Source: an optimization exercise on an open RTL-to-GDS flow (aim: small area and a short achievable clock period). Production flows keep margins and buffers that such runs may drop.
In this exercise RTL edits were held to simulation tests only and were not proved equivalent to the original.
The series may have gaps, and a smaller design here may also do less where the tests do not look.

--- flow/run.sh ---
#!/bin/bash
# synth_recipe.tcl (not shown) runs the flow's synth.tcl, then flattens the netlist and writes it again
# the make line also repeats each setting of config.mk as NAME=value (left out here)
make -C /OpenROAD-flow-scripts/flow DESIGN_CONFIG=/design/flow/config.mk WORK_HOME=/design/flow/orfs CLKGATE_MAP_FILE= SYNTH_SCRIPT=/design/flow/synth_recipe.tcl finish
--- flow/config.mk ---
export PLATFORM = sky130hd
export DESIGN_NAME = spi_top
export DESIGN_NICKNAME = spi_top
export VERILOG_FILES = /design/flow/design.v
export SDC_FILE = /design/flow/constraint.sdc
export NUM_CORES = 4
export LEC_CHECK = 0
export CAP_MARGIN = 20
export CORE_MARGIN = 2
export CORE_UTILIZATION = 40
export SLEW_MARGIN = 20
--- flow/constraint.sdc ---
create_clock -name core_clock -period 100.0 [get_ports {clk}]
set_input_delay 20.0000 -clock core_clock [delete_from_list [all_inputs] [get_ports {clk}]]
set_output_delay 20.0000 -clock core_clock [all_outputs]
set_load 0.01 [all_outputs]
--- flow/design.v ---
`timescale 1ns / 1ps
module MASTER (
    input  logic clk,
    input  logic reset,
    input  logic runstop,
    input  logic clear,
    output logic sclk,
    output logic mosi,
    input  logic miso,
    output logic SS
);
    logic [7:0] tx_data;
    logic [7:0] rx_data;
    logic       start;
    logic       done;
    logic       tx_ready;
    spi_master U_spi_master (
        .clk     (clk),
        .reset   (reset),
        .start   (start),
        .tx_data (tx_data),
        .rx_data (rx_data),
        .tx_ready(tx_ready),
        .done    (done),
        .sclk    (sclk),
        .mosi    (mosi),
        .miso    (miso)
    );
    upcounter U_upcounter (
        .clk    (clk),
        .reset  (reset),
        .runstop(runstop),
        .clear  (clear),
        .ready  (tx_ready),
        .done   (done),
        .tx_data(tx_data),
        .start  (start),
        .SS     (SS)
    );
endmodule
module spi_master (
    input logic clk,
    input logic reset,
    input logic start,
    input logic [7:0] tx_data,
    output logic [7:0] rx_data,
    output logic tx_ready,
    output logic done,
    output logic sclk,
    output logic mosi,
    input logic miso
);
    typedef enum {
        IDLE,
        CP0,
        CP1
    } state_t;
    state_t state, state_next;
    logic [7:0] tx_data_reg, tx_data_next;
    logic [7:0] rx_data_reg, rx_data_next;
    logic [5:0] sclk_counter_reg, sclk_counter_next;
    logic [2:0] bit_counter_reg, bit_counter_next;
    assign mosi = tx_data_reg[7];
    assign rx_data = rx_data_reg;
    always_ff @(posedge clk, posedge reset) begin
        if (reset) begin
            state <= IDLE;
            tx_data_reg <= 0;
            rx_data_reg <= 0;
            sclk_counter_reg <= 0;
            bit_counter_reg <= 0;
        end else begin
            state <= state_next;
            tx_data_reg <= tx_data_next;
            rx_data_reg <= rx_data_next;
            sclk_counter_reg <= sclk_counter_next;
            bit_counter_reg <= bit_counter_next;
        end
    end
    always_comb begin
        state_next = state;
        tx_data_next = tx_data_reg;
        rx_data_next = rx_data_reg;
        sclk_counter_next = sclk_counter_reg;
        bit_counter_next = bit_counter_reg;
        tx_ready = 1'b0;
        done = 1'b0;
        sclk = 1'b0;
        case (state)
            IDLE: begin
                done = 1'b0;
                tx_ready = 1'b1;
                sclk_counter_next = 0;
                bit_counter_next = 0;
                if (start) begin
                    state_next   = CP0;
                    tx_data_next = tx_data;
                end
            end
            CP0: begin
                sclk = 1'b0;
                if (sclk_counter_reg == 49) begin
                    rx_data_next      = {rx_data_reg[6:0], miso};
                    sclk_counter_next = 0;
                    state_next        = CP1;
                end else begin
                    sclk_counter_next = sclk_counter_reg + 1;
                end
            end
            CP1: begin
                sclk = 1'b1;
                if (sclk_counter_reg == 49) begin
                    sclk_counter_next = 0;
                    if (bit_counter_reg == 7) begin
                        bit_counter_next = 0;
                        done             = 1'b1;
                        state_next       = IDLE;
                    end else begin
                        bit_counter_next = bit_counter_reg + 1;
                        tx_data_next = {tx_data_reg[6:0], 1'b0};
                        state_next = CP0;
                    end
                end else begin
                    sclk_counter_next = sclk_counter_reg + 1;
                end
            end
        endcase
    end
endmodule
`timescale 1ns / 1ps
module upcounter (
    input  logic       clk,
    input  logic       reset,
    input  logic       runstop,
    input  logic       clear,
    input  logic       ready,
    input  logic       done,
    output logic [7:0] tx_data,
    output logic       start,
    output logic       SS
);
    logic [15:0] count;
    logic o_tick_100hz;
    up_counter U_up_counter (
        .clk(clk),
        .reset(reset),
        .runstop(runstop),
        .clear(clear),
        .o_tick_100hz(o_tick_100hz),
        .count(count)
    );
    up_counter_cr U_up_counter_cr (
        .clk(clk),
        .reset(reset),
        .count(count),
        .ready(ready),
        .done(done),
        .tx_data(tx_data),
        .start(start),
        .SS(SS)
    );
    tick_gen_100hz #(.FCOUNT(20)) U_tick_gen_100hz(
    .clk(clk),
    .rst(reset),
    .o_tick_100hz(o_tick_100hz)
);
endmodule
module up_counter (
    input  logic        clk,
    input  logic        reset,
    input  logic        runstop,
    input  logic        clear,
    input  logic        o_tick_100hz,
    output logic [15:0] count
);
    logic [15:0] count_reg, count_next;
    assign count = count_reg;
    typedef enum {
        STOP,
        RUN,
        CLEAR
    } state_t;
    state_t state, state_next;
    always_ff @(posedge clk, posedge reset) begin
        if (reset) begin
            state    <= STOP;
            count_reg <= 0;
        end else begin
            state <= state_next;
            count_reg <= count_next;
        end
    end
    always_comb begin
        count_next = count_reg;
        state_next = state;
        case (state)
            STOP: begin
                if (runstop) begin
                    state_next = RUN;
                end else if (clear) begin
                    state_next = CLEAR;
                end
            end
            RUN: begin
                if (o_tick_100hz) begin
                    count_next = count_reg + 1;
                end
                if (runstop) begin
                    state_next = STOP;
                end
            end
            CLEAR: begin
                count_next = 16'b0;
                state_next = STOP;
            end
        endcase
    end
endmodule
module up_counter_cr (
    input  logic        clk,
    input  logic        reset,
    input  logic [15:0] count,
    input  logic        ready,
    input  logic        done,
    output logic [ 7:0] tx_data,
    output logic        start,
    output logic        SS
);
    logic [7:0] tx_data_reg, tx_data_next;
    logic start_reg, start_next;
    logic SS_reg, SS_next;
    assign tx_data = tx_data_reg;
    assign start   = start_reg;
    assign SS      = SS_reg;
    typedef enum {
        IDLE,
        START_UPBIT,
        WAIT_UPBIT_DONE,
        START_DOWNBIT,
        WAIT_DOWNBIT_DONE
    } state_t;
    state_t state, state_next;
    always_ff @(posedge clk, posedge reset) begin
        if (reset) begin
            state       <= IDLE;
            tx_data_reg <= 0;
            SS_reg      <= 1'b1;
            start_reg   <= 1'b0;
        end else begin
            state       <= state_next;
            tx_data_reg <= tx_data_next;
            SS_reg      <= SS_next;
            start_reg   <= start_next;
        end
    end
    always_comb begin
        state_next   = state;
        SS_next      = SS_reg;
        tx_data_next = tx_data_reg;
        start_next   = 1'b0;
        case (state)
            IDLE: begin
                SS_next = 1'b1;
                if (ready) begin
                    state_next = START_UPBIT;
                end
            end
            START_UPBIT: begin
                SS_next = 1'b0;
                tx_data_next = {count[15:8]};
                start_next = 1'b1;
                state_next = WAIT_UPBIT_DONE;
            end
            WAIT_UPBIT_DONE: begin
                if (done) begin
                    state_next = START_DOWNBIT;
                end
            end
            START_DOWNBIT: begin
                tx_data_next = {count[7:0]};
                start_next   = 1'b1;
                state_next   = WAIT_DOWNBIT_DONE;
            end
            WAIT_DOWNBIT_DONE: begin
                if (done) begin
                    state_next = IDLE;
                end
            end
        endcase
    end
endmodule
module tick_gen_100hz (
    input   clk,
    input   rst,
    output  o_tick_100hz
);
    parameter FCOUNT = 100_000_000 / 100;
    reg [$clog2(FCOUNT)-1:0] r_counter;
    reg r_tick;
    assign o_tick_100hz = r_tick;
    always @(posedge clk, posedge rst) begin
        if (rst) begin
            r_counter <= 0;
            r_tick <= 1'b0;
        end else begin
            if (r_counter == FCOUNT - 1) begin
                r_counter <= 0;
                r_tick <= 1'b1;
            end else begin
                r_counter <= r_counter + 1;
                r_tick <= 1'b0;
            end
        end
    end
endmodule
`timescale 1ns / 1ps
module spi_slave (
    input              clk,
    input              reset,
    input  logic       sclk,
    input  logic       mosi,
    output logic       miso,
    input  logic       SS,
    output logic [7:0] rx_data,
    output logic       done
);
    typedef enum {
        IDLE,
        DATA
    } state_t;
    state_t state, state_next;
    logic [2:0] bit_counter_reg, bit_counter_next;
    logic [7:0] rx_data_reg, rx_data_next;
    logic done_reg, done_next;
    logic sclk_sync0, sclk_sync1, sclk_sync2;
    assign rx_data = rx_data_reg;
    assign done    = done_reg;
    assign miso    = 1'b0;
    wire sclk_edge = sclk_sync1 & ~sclk_sync2;
    always @(posedge clk, posedge reset) begin
        if (reset) begin
            sclk_sync0 <= 0;
            sclk_sync1 <= 0;
            sclk_sync2 <= 0;
        end else begin
            sclk_sync0 <= sclk;
            sclk_sync1 <= sclk_sync0;
            sclk_sync2 <= sclk_sync1;
        end
    end
    always_ff @(posedge clk, posedge reset) begin
        if (reset) begin
            state           <= IDLE;
            rx_data_reg     <= 0;
            bit_counter_reg <= 0;
            done_reg        <= 1'b0;
        end else begin
            state           <= state_next;
            rx_data_reg     <= rx_data_next;
            bit_counter_reg <= bit_counter_next;
            done_reg        <= done_next;
        end
    end
    always_comb begin
        state_next       = state;
        bit_counter_next = bit_counter_reg;
        rx_data_next     = rx_data_reg;
        done_next        = done_reg;
        case (state)
            IDLE: begin
                if (SS == 1'b0) begin
                    state_next       = DATA;
                    bit_counter_next = 0;
                    rx_data_next     = 0;
                    done_next        = 1'b0;
                end
            end
            DATA: begin
                if (SS == 1'b1) begin
                    state_next = IDLE;
                end else if (sclk_edge) begin
                    rx_data_next = {rx_data_reg[6:0], mosi};
                    bit_counter_next = bit_counter_reg + 1;
                    if (bit_counter_reg == 7) begin
                        done_next  = 1'b1;
                        state_next = IDLE;
                    end
                end
            end
        endcase
    end
endmodule
module slave_cu (
    input  logic        clk,
    input  logic        reset,
    input  logic [ 7:0] rx_data,
    input  logic        done,
    output logic [15:0] fnd_data
);
    logic [7:0] fnd_data_reg1, fnd_data_next1;
    logic [7:0] fnd_data_reg2, fnd_data_next2;
    assign fnd_data = {fnd_data_reg1,fnd_data_reg2};
    typedef enum {
        IDLE,
        DATA1,
        DATA2
    } state_t;
    state_t state, state_next;
    always_ff @(posedge clk, posedge reset) begin
        if (reset) begin
            state <= IDLE;
            fnd_data_reg1 <= 16'b0;
            fnd_data_reg2 <= 16'b0;
        end else begin
            state <= state_next;
            fnd_data_reg1 <= fnd_data_next1;
            fnd_data_reg2 <= fnd_data_next2;
        end
    end
    always_comb begin
        state_next = state;
        fnd_data_next1 = fnd_data_reg1;
        fnd_data_next2 = fnd_data_reg2;
        case (state)
            IDLE: begin
                state_next = DATA1;
            end
            DATA1: begin
                if (done) begin
                    fnd_data_next1 = rx_data;
                    state_next = DATA2;
                end
            end
            DATA2: begin
                if (done) begin
                    fnd_data_next2 = rx_data;
                    state_next = IDLE;
                end
            end
        endcase
    end
endmodule
`timescale 1ns / 1ps
module fnd_controller (
    input         clk,
    input         reset,
    input  [13:0] counter,
    output [ 3:0] fnd_com,
    output [ 7:0] fnd
);
    wire [3:0] w_digit_1;
    wire [3:0] w_digit_10;
    wire [3:0] w_digit_100;
    wire [3:0] w_digit_1000;
    wire [3:0] w_counter;
    wire [1:0] w_sel;
    wire w_clk_1khz;
    wire w_tick_1khz;
    clk_div_1khz #(.DIV(16)) u_clk_div_1khz (
        .clk(clk),
        .reset(reset),
        .o_clk_1khz(w_clk_1khz),
        .o_tick_1khz(w_tick_1khz)
    );
    counter_4 u_counter_4 (
        .clk  (clk),
        .en   (w_tick_1khz),
        .reset(reset),
        .sel  (w_sel)
    );
    digit_splitter u_digit_splitter (
        .bcd_data(counter),
        .digit_1(w_digit_1),
        .digit_10(w_digit_10),
        .digit_100(w_digit_100),
        .digit_1000(w_digit_1000)
    );
    decorder_2x4 u_decorder_2x4 (
        .sel(w_sel),
        .fnd_com(fnd_com)
    );
    mux_4x1 u_mux_4x1 (
        .digit_1(w_digit_1),
        .digit_10(w_digit_10),
        .digit_100(w_digit_100),
        .digit_1000(w_digit_1000),
        .sel(w_sel),
        .bcd(w_counter)
    );
    bcd_decorder u_bcd_decorder (
        .bcd(w_counter),
        .fnd(fnd)
    );
endmodule
module clk_div_1khz #(
    parameter DIV = 100000
) (
    input  clk,
    input  reset,
    output o_clk_1khz,
    output o_tick_1khz
);   
    reg [$clog2(DIV)-1:0] r_counter;
    reg r_clk_1khz;
    assign o_clk_1khz = r_clk_1khz;
    assign o_tick_1khz = (r_counter == DIV - 1);
    always @(posedge clk, posedge reset) begin
        if (reset) begin
            r_counter  <= 0;
            r_clk_1khz <= 1'b0;
        end else begin
            if (r_counter == DIV - 1) begin
                r_counter  <= 0;
                r_clk_1khz <= 1'b1;
            end else begin
                r_counter  <= r_counter + 1;
                r_clk_1khz <= 1'b0;
            end
        end
    end
endmodule
module counter_4 (
    input        clk,
    input        en,
    input        reset,
    output [1:0] sel
);
    reg [1:0] counter;
    assign sel = counter;
    always @(posedge clk, posedge reset) begin
        if (reset) begin
            counter <= 0;
        end else begin
            if (en) counter <= counter + 1;
        end
    end
endmodule
module digit_splitter (
    input  [13:0] bcd_data,
    output [ 3:0] digit_1,
    output [ 3:0] digit_10,
    output [ 3:0] digit_100,
    output [ 3:0] digit_1000
);
    assign digit_1 = bcd_data % 10;
    assign digit_10 = (bcd_data / 10) % 10;
    assign digit_100 = (bcd_data / 100) % 10;
    assign digit_1000 = (bcd_data / 1000) % 10;
endmodule
module decorder_2x4 (
    input  [1:0] sel,
    output [3:0] fnd_com
);
    assign fnd_com = (sel==2'b00)?4'b1110:
                    (sel==2'b01)?4'b1101:
                    (sel==2'b10)?4'b1011:
                    (sel==2'b11)?4'b0111:4'b1111;
endmodule
module mux_4x1 (
    input  [3:0] digit_1,
    input  [3:0] digit_10,
    input  [3:0] digit_100,
    input  [3:0] digit_1000,
    input  [1:0] sel,
    output [3:0] bcd
);
    reg [3:0] r_bcd;
    assign bcd = r_bcd;
    always @(*) begin
        case (sel)
            2'b00:   r_bcd = digit_1;
            2'b01:   r_bcd = digit_10;
            2'b10:   r_bcd = digit_100;
            2'b11:   r_bcd = digit_1000;
            default: r_bcd = digit_1;
        endcase
    end
endmodule
module bcd_decorder (
    input [3:0] bcd,
    output reg [7:0] fnd
);
    always @(bcd) begin
        case (bcd)
            4'b0000: fnd = 8'hC0;
            4'b0001: fnd = 8'hF9;
            4'b0010: fnd = 8'hA4;
            4'b0011: fnd = 8'hB0;
            4'b0100: fnd = 8'h99;
            4'b0101: fnd = 8'h92;
            4'b0110: fnd = 8'h82;
            4'b0111: fnd = 8'hF8;
            4'b1000: fnd = 8'h80;
            4'b1001: fnd = 8'h90;
            4'b1010: fnd = 8'h88;
            4'b1011: fnd = 8'h83;
            4'b1100: fnd = 8'hC6;
            4'b1101: fnd = 8'hA1;
            4'b1110: fnd = 8'h86;
            4'b1111: fnd = 8'h8E;
            default: fnd = 8'hFF;
        endcase
    end
endmodule
`timescale 1ns / 1ps
module SLAVE (
    input  logic       clk,
    input  logic       reset,
    input  logic       sclk,
    input  logic       mosi,
    output logic       miso,
    input  logic       SS,
    output logic [7:0] fnd,
    output logic [3:0] fnd_com
);
    logic [15:0] fnd_data;
    logic [7:0] rx_data;
    logic done;
    spi_slave U_spi_slave (
        .clk(clk),
        .reset(reset),
        .sclk(sclk),
        .mosi(mosi),
        .miso(miso),
        .SS(SS),
        .rx_data(rx_data),
        .done(done)
    );
    slave_cu U_SLAVE_CU (
        .clk(clk),
        .reset(reset),
        .rx_data(rx_data),
        .done(done),
        .fnd_data(fnd_data)
    );
    fnd_controller U_FND_CR (
        .clk(clk),
        .reset(reset),
        .counter(fnd_data[13:0]),
        .fnd_com(fnd_com),
        .fnd(fnd)
    );
endmodule
`timescale 1ns / 1ps
module spi_top (
    input logic clk,
    input logic reset,
    input logic runstop,
    input logic clear,
    input logic spi_slave_sclk,
    input logic spi_slave_mosi,
    output logic spi_slave_miso,
    input logic spi_slave_ss,
    output logic spi_master_sclk,
    output logic spi_master_mosi,
    input logic spi_master_miso,
    output logic spi_master_ss,
    output logic [7:0] fnd,
    output logic [3:0] fnd_com
);
    logic runstop_bd, clear_bd;
    MASTER U_MASTER (
        .clk(clk),
        .reset(reset),
        .runstop(runstop),
        .clear(clear),
        .sclk(spi_master_sclk),
        .mosi(spi_master_mosi),
        .miso(spi_master_miso),
        .SS(spi_master_ss)
    );
    SLAVE U_SLAVE (
        .clk(clk),
        .reset(reset),
        .sclk(spi_slave_sclk),
        .mosi(spi_slave_mosi),
        .miso(spi_slave_miso),
        .SS(spi_slave_ss),
        .fnd(fnd),
        .fnd_com(fnd_com)
    );
endmodule
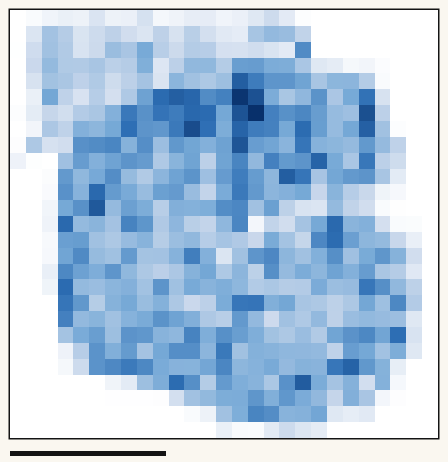
Fig. 1. Wire density map (run 1).
Bar = 100 um. 27 x 27 tiles, from white (low) to dark blue (high), scaled to the fullest tile. Values are wire area over tile area, all layers added.
fullest tile = 0.52
nearly empty tiles = 22%
tiles over half the peak = 25%

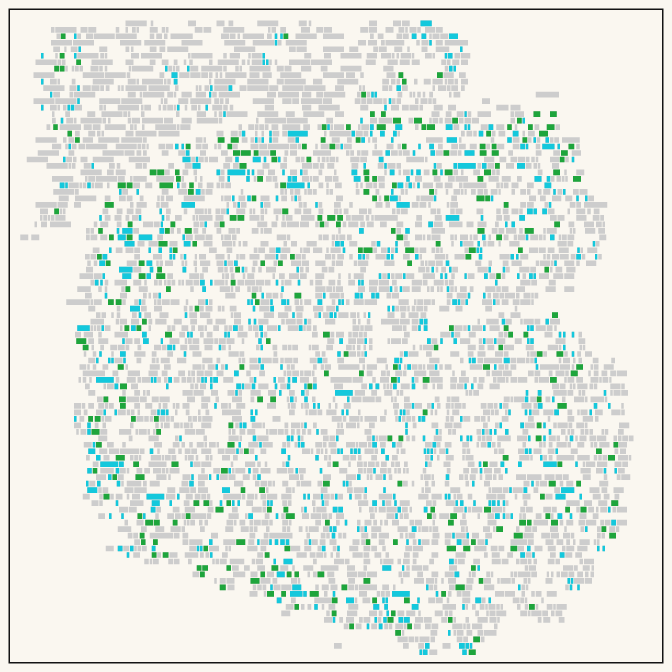
Fig. 2. Gate-type map (run 1).
green -> AND and OR gates  # cells 295, where all over the die
cyan -> NOR gates  # cells 690, where all over the die

==> results.yml, run 1 <==
placed_design:
  dpl_cell_area_um2: 29800
  pre_cts_ws_ns: 3.70
  place_hpwl_mm: 65.3
setup_path:
  path_class: "flip-flop to output port"
  crit_end: "fnd[3]"
  cp.depth: 284
  start_kind: "flip-flop"
  crit_family: "simple AND/OR/NAND/NOR gates"
  path_common_cell: "ha_1"
  cp-end-kind: "output port"
cells_and_area:
  buffer_area_frac: 0.0136
  inv_count: 133
  multi_input_gates: 3553
  nNetsFinal: 4100
  layout_commonest_cell: "nor2_1"
  multi_input_area_um2: 25500
floorplanning:
  boundaryPins: 24
  dieArea_um2: 74800
  die_h_um: 274
  die_w_um: 274
  start_util: 0.405
global_routing:
  antenna_found_initial: 0
  grtUsageMet3: 0.00947
  grt_pass1_vias: 26400
  top_usage_layer: "met2"
  grtUsageMet2: 0.351
timing:
  hold_viol: 0
  drv_slew: 0
  fin_crit_sh: 0.939
  worst_slew_pin_slew_ns: 1.09
  fmax_mhz: 10.6
  fin_ws_ns: 6.06
clocking:
  clk_path_buf_depth: 2
  cts.sinks: 94
  holdBufCountCts: 0
  post_cts_resized: 0
  cts.clk_slew.worst_paths_ns: 0.08
  cts_buffers: 9
  h-tree-depth: 3
logic_synthesis:
  syn_inst: 3880
  synth_top_cell_area_share: 0.109
  synth_area_per_cell_um2: 7.49
  ys_ff_latch: 94
  synth_common_cells: "422 x nor2_1, 326 x nand2_1, 263 x a21oi_1, 253 x ha_1, 234 x o21ai_0"
  yosys.area_share.xor_xnor: 0.0836
  synthTopCellsByArea: "ha_1 11%, dfrtp_1 8.0%, nor2_1 5.5%"
  synthMuxAreaShare: 0.0656
detailed_routing:
  wire_per_inst_um: 17.1
  wl_met3_mm: 2.62
  drt_pass1_iterations: 8
  vias_per_cell: 5.99
  met2_length_mm: 36.7
  vias: 28700
outcome:
  status: "timing/DRC/antenna clean"
run:
  max_cap_violations: 0
worst_hold_path:
  worstHoldPathCells: 0
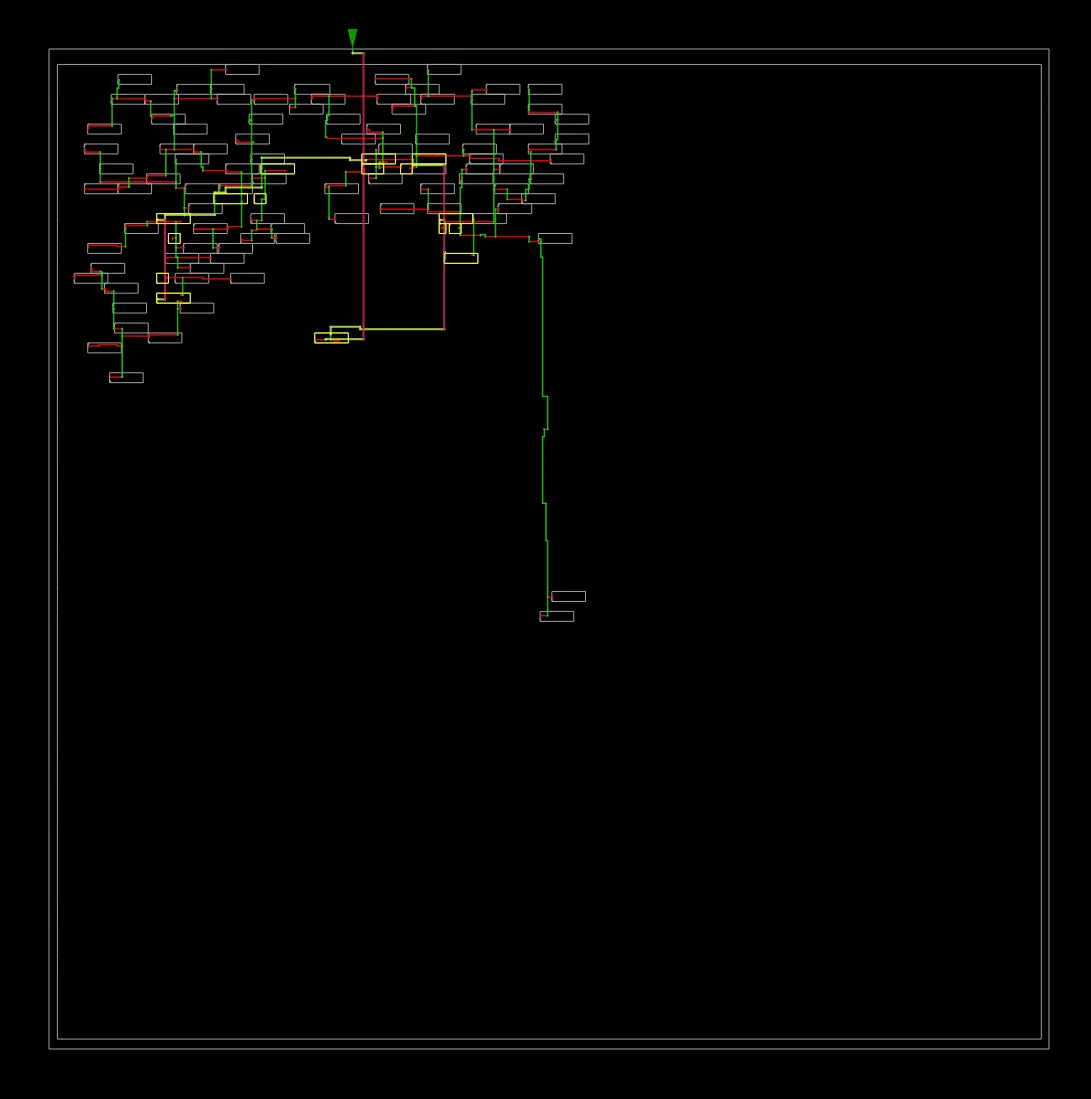
Fig. 3. Clock routing (run 1).
Final Skew: 0.0127 ns
Skew-Pair Late Insertion Delay: 0.35 ns
clock buffer count: 9

--- run 2 (changed files replaced; the others as in run 1) ---
==> flow/design.v <==
`timescale 1ns / 1ps
module MASTER (
    input  logic clk,
    input  logic reset,
    input  logic runstop,
    input  logic clear,
    output logic sclk,
    output logic mosi,
    input  logic miso,
    output logic SS
);
    logic [15:0] count;
    upcounter U_upcounter (
        .clk    (clk),
        .reset  (reset),
        .runstop(runstop),
        .clear  (clear),
        .count  (count)
    );
    logic [5:0] sub;      
    logic       lo;       
    logic [7:0] sh;       
    wire s61 = sub[5] & sub[4] & sub[3] & ~sub[1];
    wire s62 = sub[5] & sub[4] & sub[3] & ~sub[0];
    wire s63 = sub[5] & sub[4] & sub[3] & sub[1] & sub[0];
    wire s49 = sub[5] & sub[4] & ~sub[3] & sub[0];
    wire last = (sh[6:0] == 7'd0);    
    always_ff @(posedge clk, posedge reset) begin
        if (reset) begin
            sub  <= 6'd61;
            sclk <= 1'b0;
            lo   <= 1'b0;
            mosi <= 1'b0;
            SS   <= 1'b1;
        end else begin
            SS <= s61;
            if (s49) begin
                sclk <= ~sclk;
                if (sclk & last) begin
                    lo  <= ~lo;
                    sub <= lo ? 6'd61 : 6'd62;
                end else begin
                    sub <= 6'd0;
                end
            end else begin
                sub <= sub + 6'd1;
            end
            if (s63 | s49 & sclk & ~last) mosi <= sh[7];
        end
    end
    always_ff @(posedge clk) begin
        if (s62) sh <= lo ? count[7:0] : count[15:8];
        else if (s63) sh <= {sh[6:0], 1'b1};
        else if (s49 & sclk) sh <= {sh[6:0], 1'b0};
    end
endmodule
`timescale 1ns / 1ps
module upcounter (
    input  logic        clk,
    input  logic        reset,
    input  logic        runstop,
    input  logic        clear,
    output logic [15:0] count
);
    logic [4:0] tcnt;
    wire tick = tcnt[4] & tcnt[2];
    always_ff @(posedge clk, posedge reset) begin
        if (reset) tcnt <= 5'd0;
        else if (tick) tcnt <= 5'd1;
        else tcnt <= tcnt + 5'd1;
    end
    logic run, clr;
    always_ff @(posedge clk, posedge reset) begin
        if (reset) begin
            run   <= 1'b0;
            clr   <= 1'b0;
            count <= 16'd0;
        end else begin
            run <= run ^ runstop & ~clr;
            clr <= ~run & ~clr & ~runstop & clear;
            if (clr) count <= 16'd0;
            else if (run & tick) count <= count + 16'd1;
        end
    end
endmodule
`timescale 1ns / 1ps
module spi_slave (
    input  logic       clk,
    input  logic       reset,
    input  logic       sclk,
    input  logic       mosi,
    input  logic       SS,
    output logic [7:0] rx_data,
    output logic       done
);
    logic sclk_sync0, sclk_sync1, sclk_sync2;
    logic busy;      
    always_ff @(posedge clk, posedge reset) begin
        if (reset) sclk_sync0 <= 1'b0;
        else sclk_sync0 <= sclk;
    end
    always_ff @(posedge clk) begin
        sclk_sync1 <= sclk_sync0;
        sclk_sync2 <= sclk_sync1;
    end
    wire sclk_edge = sclk_sync1 & ~sclk_sync2;
    wire start = ~busy & ~SS;
    wire shift = busy & ~SS & sclk_edge;
    wire last = rx_data[7];
    always_ff @(posedge clk, posedge reset) begin
        if (reset) begin
            busy <= 1'b0;
            done <= 1'b0;
        end else begin
            busy <= start | busy & ~SS & ~(sclk_edge & last);
            done <= ~start & (done | shift & last);
        end
    end
    always_ff @(posedge clk) begin
        if (start) rx_data <= 8'd1;
        else if (shift) rx_data <= {rx_data[6:0], mosi};
    end
endmodule
`timescale 1ns / 1ps
module fnd_controller (
    input  logic        clk,
    input  logic        reset,
    input  logic [13:0] value_next,
    output logic [ 3:0] fnd_com,
    output logic [ 7:0] fnd
);
    logic [5:0] cnt;     
    logic [6:0] seg;
    wire [5:0] cnt_next = cnt + 6'd1;
    wire [1:0] sel = cnt[5:4];
    wire [1:0] sel_next = cnt_next[5:4];
    assign fnd_com = ~(4'b0001 << sel);
    assign fnd = {1'b1, seg};
    function automatic [15:0] to_bcd(input [13:0] b);
        reg [15:0] d;
        integer i, j;
        begin
            d = 16'd0;
            for (i = 13; i >= 0; i = i - 1) begin
                for (j = 0; j < 4; j = j + 1)
                    if (d[4*j+:4] >= 4'd5) d[4*j+:4] = d[4*j+:4] + 4'd3;
                d = {d[14:0], b[i]};
            end
            to_bcd = d;
        end
    endfunction
    wire [15:0] bcd = to_bcd(value_next);
    logic [3:0] digit;
    always_comb begin
        case (sel_next)
            2'd0: digit = bcd[3:0];
            2'd1: digit = bcd[7:4];
            2'd2: digit = bcd[11:8];
            default: digit = bcd[15:12];
        endcase
    end
    logic [6:0] seg_next;
    always_comb begin
        case (digit)
            4'd0: seg_next = 7'h40;
            4'd1: seg_next = 7'h79;
            4'd2: seg_next = 7'h24;
            4'd3: seg_next = 7'h30;
            4'd4: seg_next = 7'h19;
            4'd5: seg_next = 7'h12;
            4'd6: seg_next = 7'h02;
            4'd7: seg_next = 7'h78;
            4'd8: seg_next = 7'h00;
            default: seg_next = 7'h10;
        endcase
    end
    always_ff @(posedge clk, posedge reset) begin
        if (reset) begin
            cnt <= 6'd0;
            seg <= 7'h40;
        end else begin
            cnt <= cnt_next;
            seg <= seg_next;
        end
    end
endmodule
`timescale 1ns / 1ps
module SLAVE (
    input  logic       clk,
    input  logic       reset,
    input  logic       sclk,
    input  logic       mosi,
    output logic       miso,
    input  logic       SS,
    output logic [7:0] fnd,
    output logic [3:0] fnd_com
);
    logic [7:0] rx_data;
    logic done;
    assign miso = 1'b0;
    spi_slave U_spi_slave (
        .clk(clk),
        .reset(reset),
        .sclk(sclk),
        .mosi(mosi),
        .SS(SS),
        .rx_data(rx_data),
        .done(done)
    );
    logic st_hi, st_lo;    
    logic [5:0] hi;
    logic [7:0] lo;
    wire ld_hi = st_hi & done;
    wire ld_lo = st_lo & done;
    wire [5:0] hi_next = ld_hi ? rx_data[5:0] : hi;
    wire [7:0] lo_next = ld_lo ? rx_data : lo;
    always_ff @(posedge clk, posedge reset) begin
        if (reset) begin
            st_hi <= 1'b0;
            st_lo <= 1'b0;
            hi    <= 6'd0;
            lo    <= 8'd0;
        end else begin
            st_hi <= ~st_hi & ~st_lo | st_hi & ~done;
            st_lo <= ld_hi | st_lo & ~done;
            hi    <= hi_next;
            lo    <= lo_next;
        end
    end
    fnd_controller U_FND_CR (
        .clk(clk),
        .reset(reset),
        .value_next({hi_next, lo_next}),
        .fnd_com(fnd_com),
        .fnd(fnd)
    );
endmodule
`timescale 1ns / 1ps
module spi_top (
    input logic clk,
    input logic reset,
    input logic runstop,
    input logic clear,
    input logic spi_slave_sclk,
    input logic spi_slave_mosi,
    output logic spi_slave_miso,
    input logic spi_slave_ss,
    output logic spi_master_sclk,
    output logic spi_master_mosi,
    input logic spi_master_miso,
    output logic spi_master_ss,
    output logic [7:0] fnd,
    output logic [3:0] fnd_com
);
    MASTER U_MASTER (
        .clk(clk),
        .reset(reset),
        .runstop(runstop),
        .clear(clear),
        .sclk(spi_master_sclk),
        .mosi(spi_master_mosi),
        .miso(spi_master_miso),
        .SS(spi_master_ss)
    );
    SLAVE U_SLAVE (
        .clk(clk),
        .reset(reset),
        .sclk(spi_slave_sclk),
        .mosi(spi_slave_mosi),
        .miso(spi_slave_miso),
        .SS(spi_slave_ss),
        .fnd(fnd),
        .fnd_com(fnd_com)
    );
endmodule
==> flow/config.mk <==
export PLATFORM = sky130hd
export DESIGN_NAME = spi_top
export DESIGN_NICKNAME = spi_top
export VERILOG_FILES = /design/flow/design.v
export SDC_FILE = /design/flow/constraint.sdc
export NUM_CORES = 4
export LEC_CHECK = 0
export ABC_AREA = 1
export CAP_MARGIN = 20
export CORE_MARGIN = 2
export CORE_UTILIZATION = 40
export SLEW_MARGIN = 20
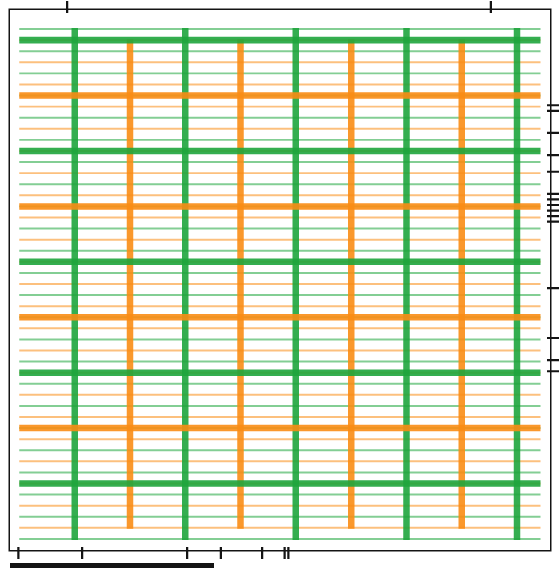
Fig. 4. Supply network (run 2).
Bar = 50 um. Pins as bars on the die edge.
orange -> VDD
green -> VSS
signal pins = 24
met4 straps = 9
met1 rails = 47
rows = 46
met5 straps = 9

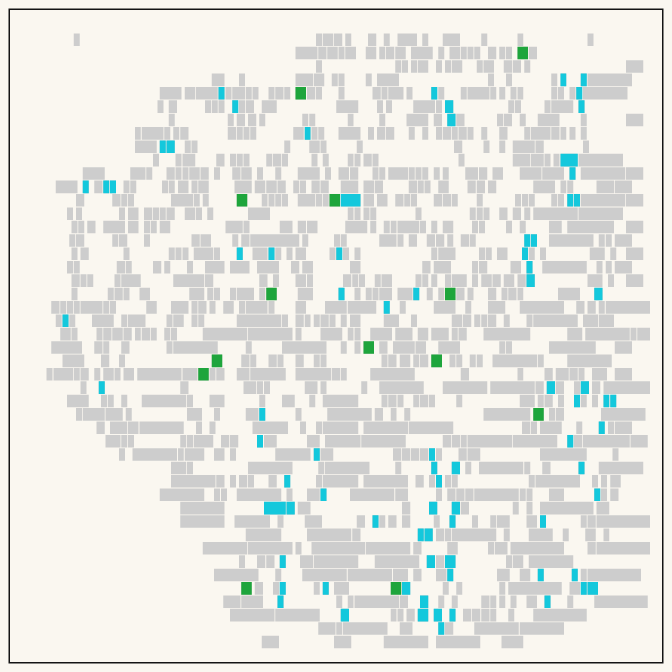
Fig. 5. Gate-type map (run 2).
green -> AND and OR gates  # cells 13
cyan -> NOR gates  # cells 80

==> run 2 against run 1 <==
Sequential cell count shrank 11; sequential share of layout area is 20 points higher; die area is 77% lower; hold slack got worse by 0.0075 ns; highest routed layer unchanged.
==> results.yml, run 2 <==
clocking:
  post_cts_resized: 0
  cts.clk_slew.worst_paths_ns: 0.06
  clk_path_buf_depth: 2
  h-tree-depth: 3
  holdBufCountCts: 0
  cts_buffers: 9
timing:
  fmax_mhz: 46.7
  worst_slew_pin_slew_ns: 0.876
  fin_ws_ns: 78.61
  drv_slew: 0
floorplanning:
  start_util: 0.413
  dieArea_um2: 17600
  die_w_um: 133
  boundaryPins: 24
logic_synthesis:
  syn_inst: 949
  synth_top_cell_area_share: 0.220
  ys_ff_latch: 83
  synth_area_per_cell_um2: 6.96
  synth_common_cells: "248 x nand2_1, 153 x inv_1, 95 x nand3_1, 58 x dfrtp_1, 57 x nor2_1"
  synthMuxAreaShare: 0
global_routing:
  grtUsageMet2: 0.250
  antenna_found_initial: 0
  top_usage_layer: "met2"
setup_path:
  cp.depth: 3
  start_kind: "flip-flop"
  crit_family: "buffers and inverters"
  path_class: "flip-flop to output port"
  cp-end-kind: "output port"
  crit_end: "fnd_com[2]"
detailed_routing:
  vias: 5626
  wire_per_inst_um: 10.1
  met2_length_mm: 5.43
  wl_met3_um: 343
placed_design:
  pre_cts_ws_ns: 78.59
  dpl_cell_area_um2: 7050
cells_and_area:
  inv_count: 170
  multi_input_gates: 688
  multi_input_area_um2: 3850
  final.clkbuf_count: 10
  buffer_area_frac: 0.0292
  nNetsFinal: 1024
outcome:
  status: "timing/DRC/antenna clean"
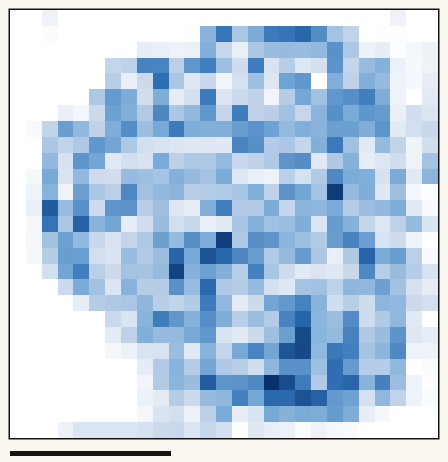
Fig. 6. Wire density map (run 2).
Bar = 50 um. 27 x 27 tiles, from white (low) to dark blue (high), scaled to the fullest tile. Values are wire area over tile area, all layers added.
mean over tiles = 0.11
tiles over half the peak = 19%
fullest tile = 0.37
nearly empty tiles = 22%

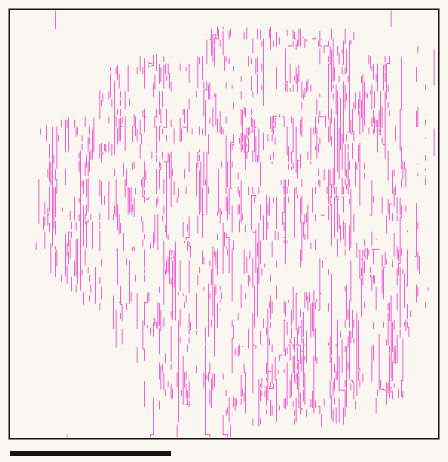
Fig. 7. Met2 routing (run 2).
Bar = 50 um.
main direction = vertical
share of all routed wire = 45%
longest straight run = 43.2 um

==> afterwards: timing with drivers on the ports <==
How much do the figures lean on ideal ports? The routed layouts below were timed once more, with nothing changed but the port constraints. Step 1 assumes that a clkbuf_16 drives the clock port and a buf_2 every other input. Step 2 times the ports against the registers' clock, not the clock port: input delays grow and output delays shrink by t, the midpoint of the rising clock arrivals with the driver on. Slacks: no drivers / after step 1 / after step 2; pairs: no drivers / after step 1.
run	t (ns)	slack for setup (ns)	worst register clock-pin slew, ns
run 1	0.388	6.058 / 6.019 / 6.406	0.08 / 0.08
run 2	0.382	78.608 / 78.569 / 78.594	0.06 / 0.06
After both steps setup and hold are still met in every run listed. The setup slack of run 2, which loses most, moves by -0.039 ns with the drivers and by -0.014 ns with both steps.
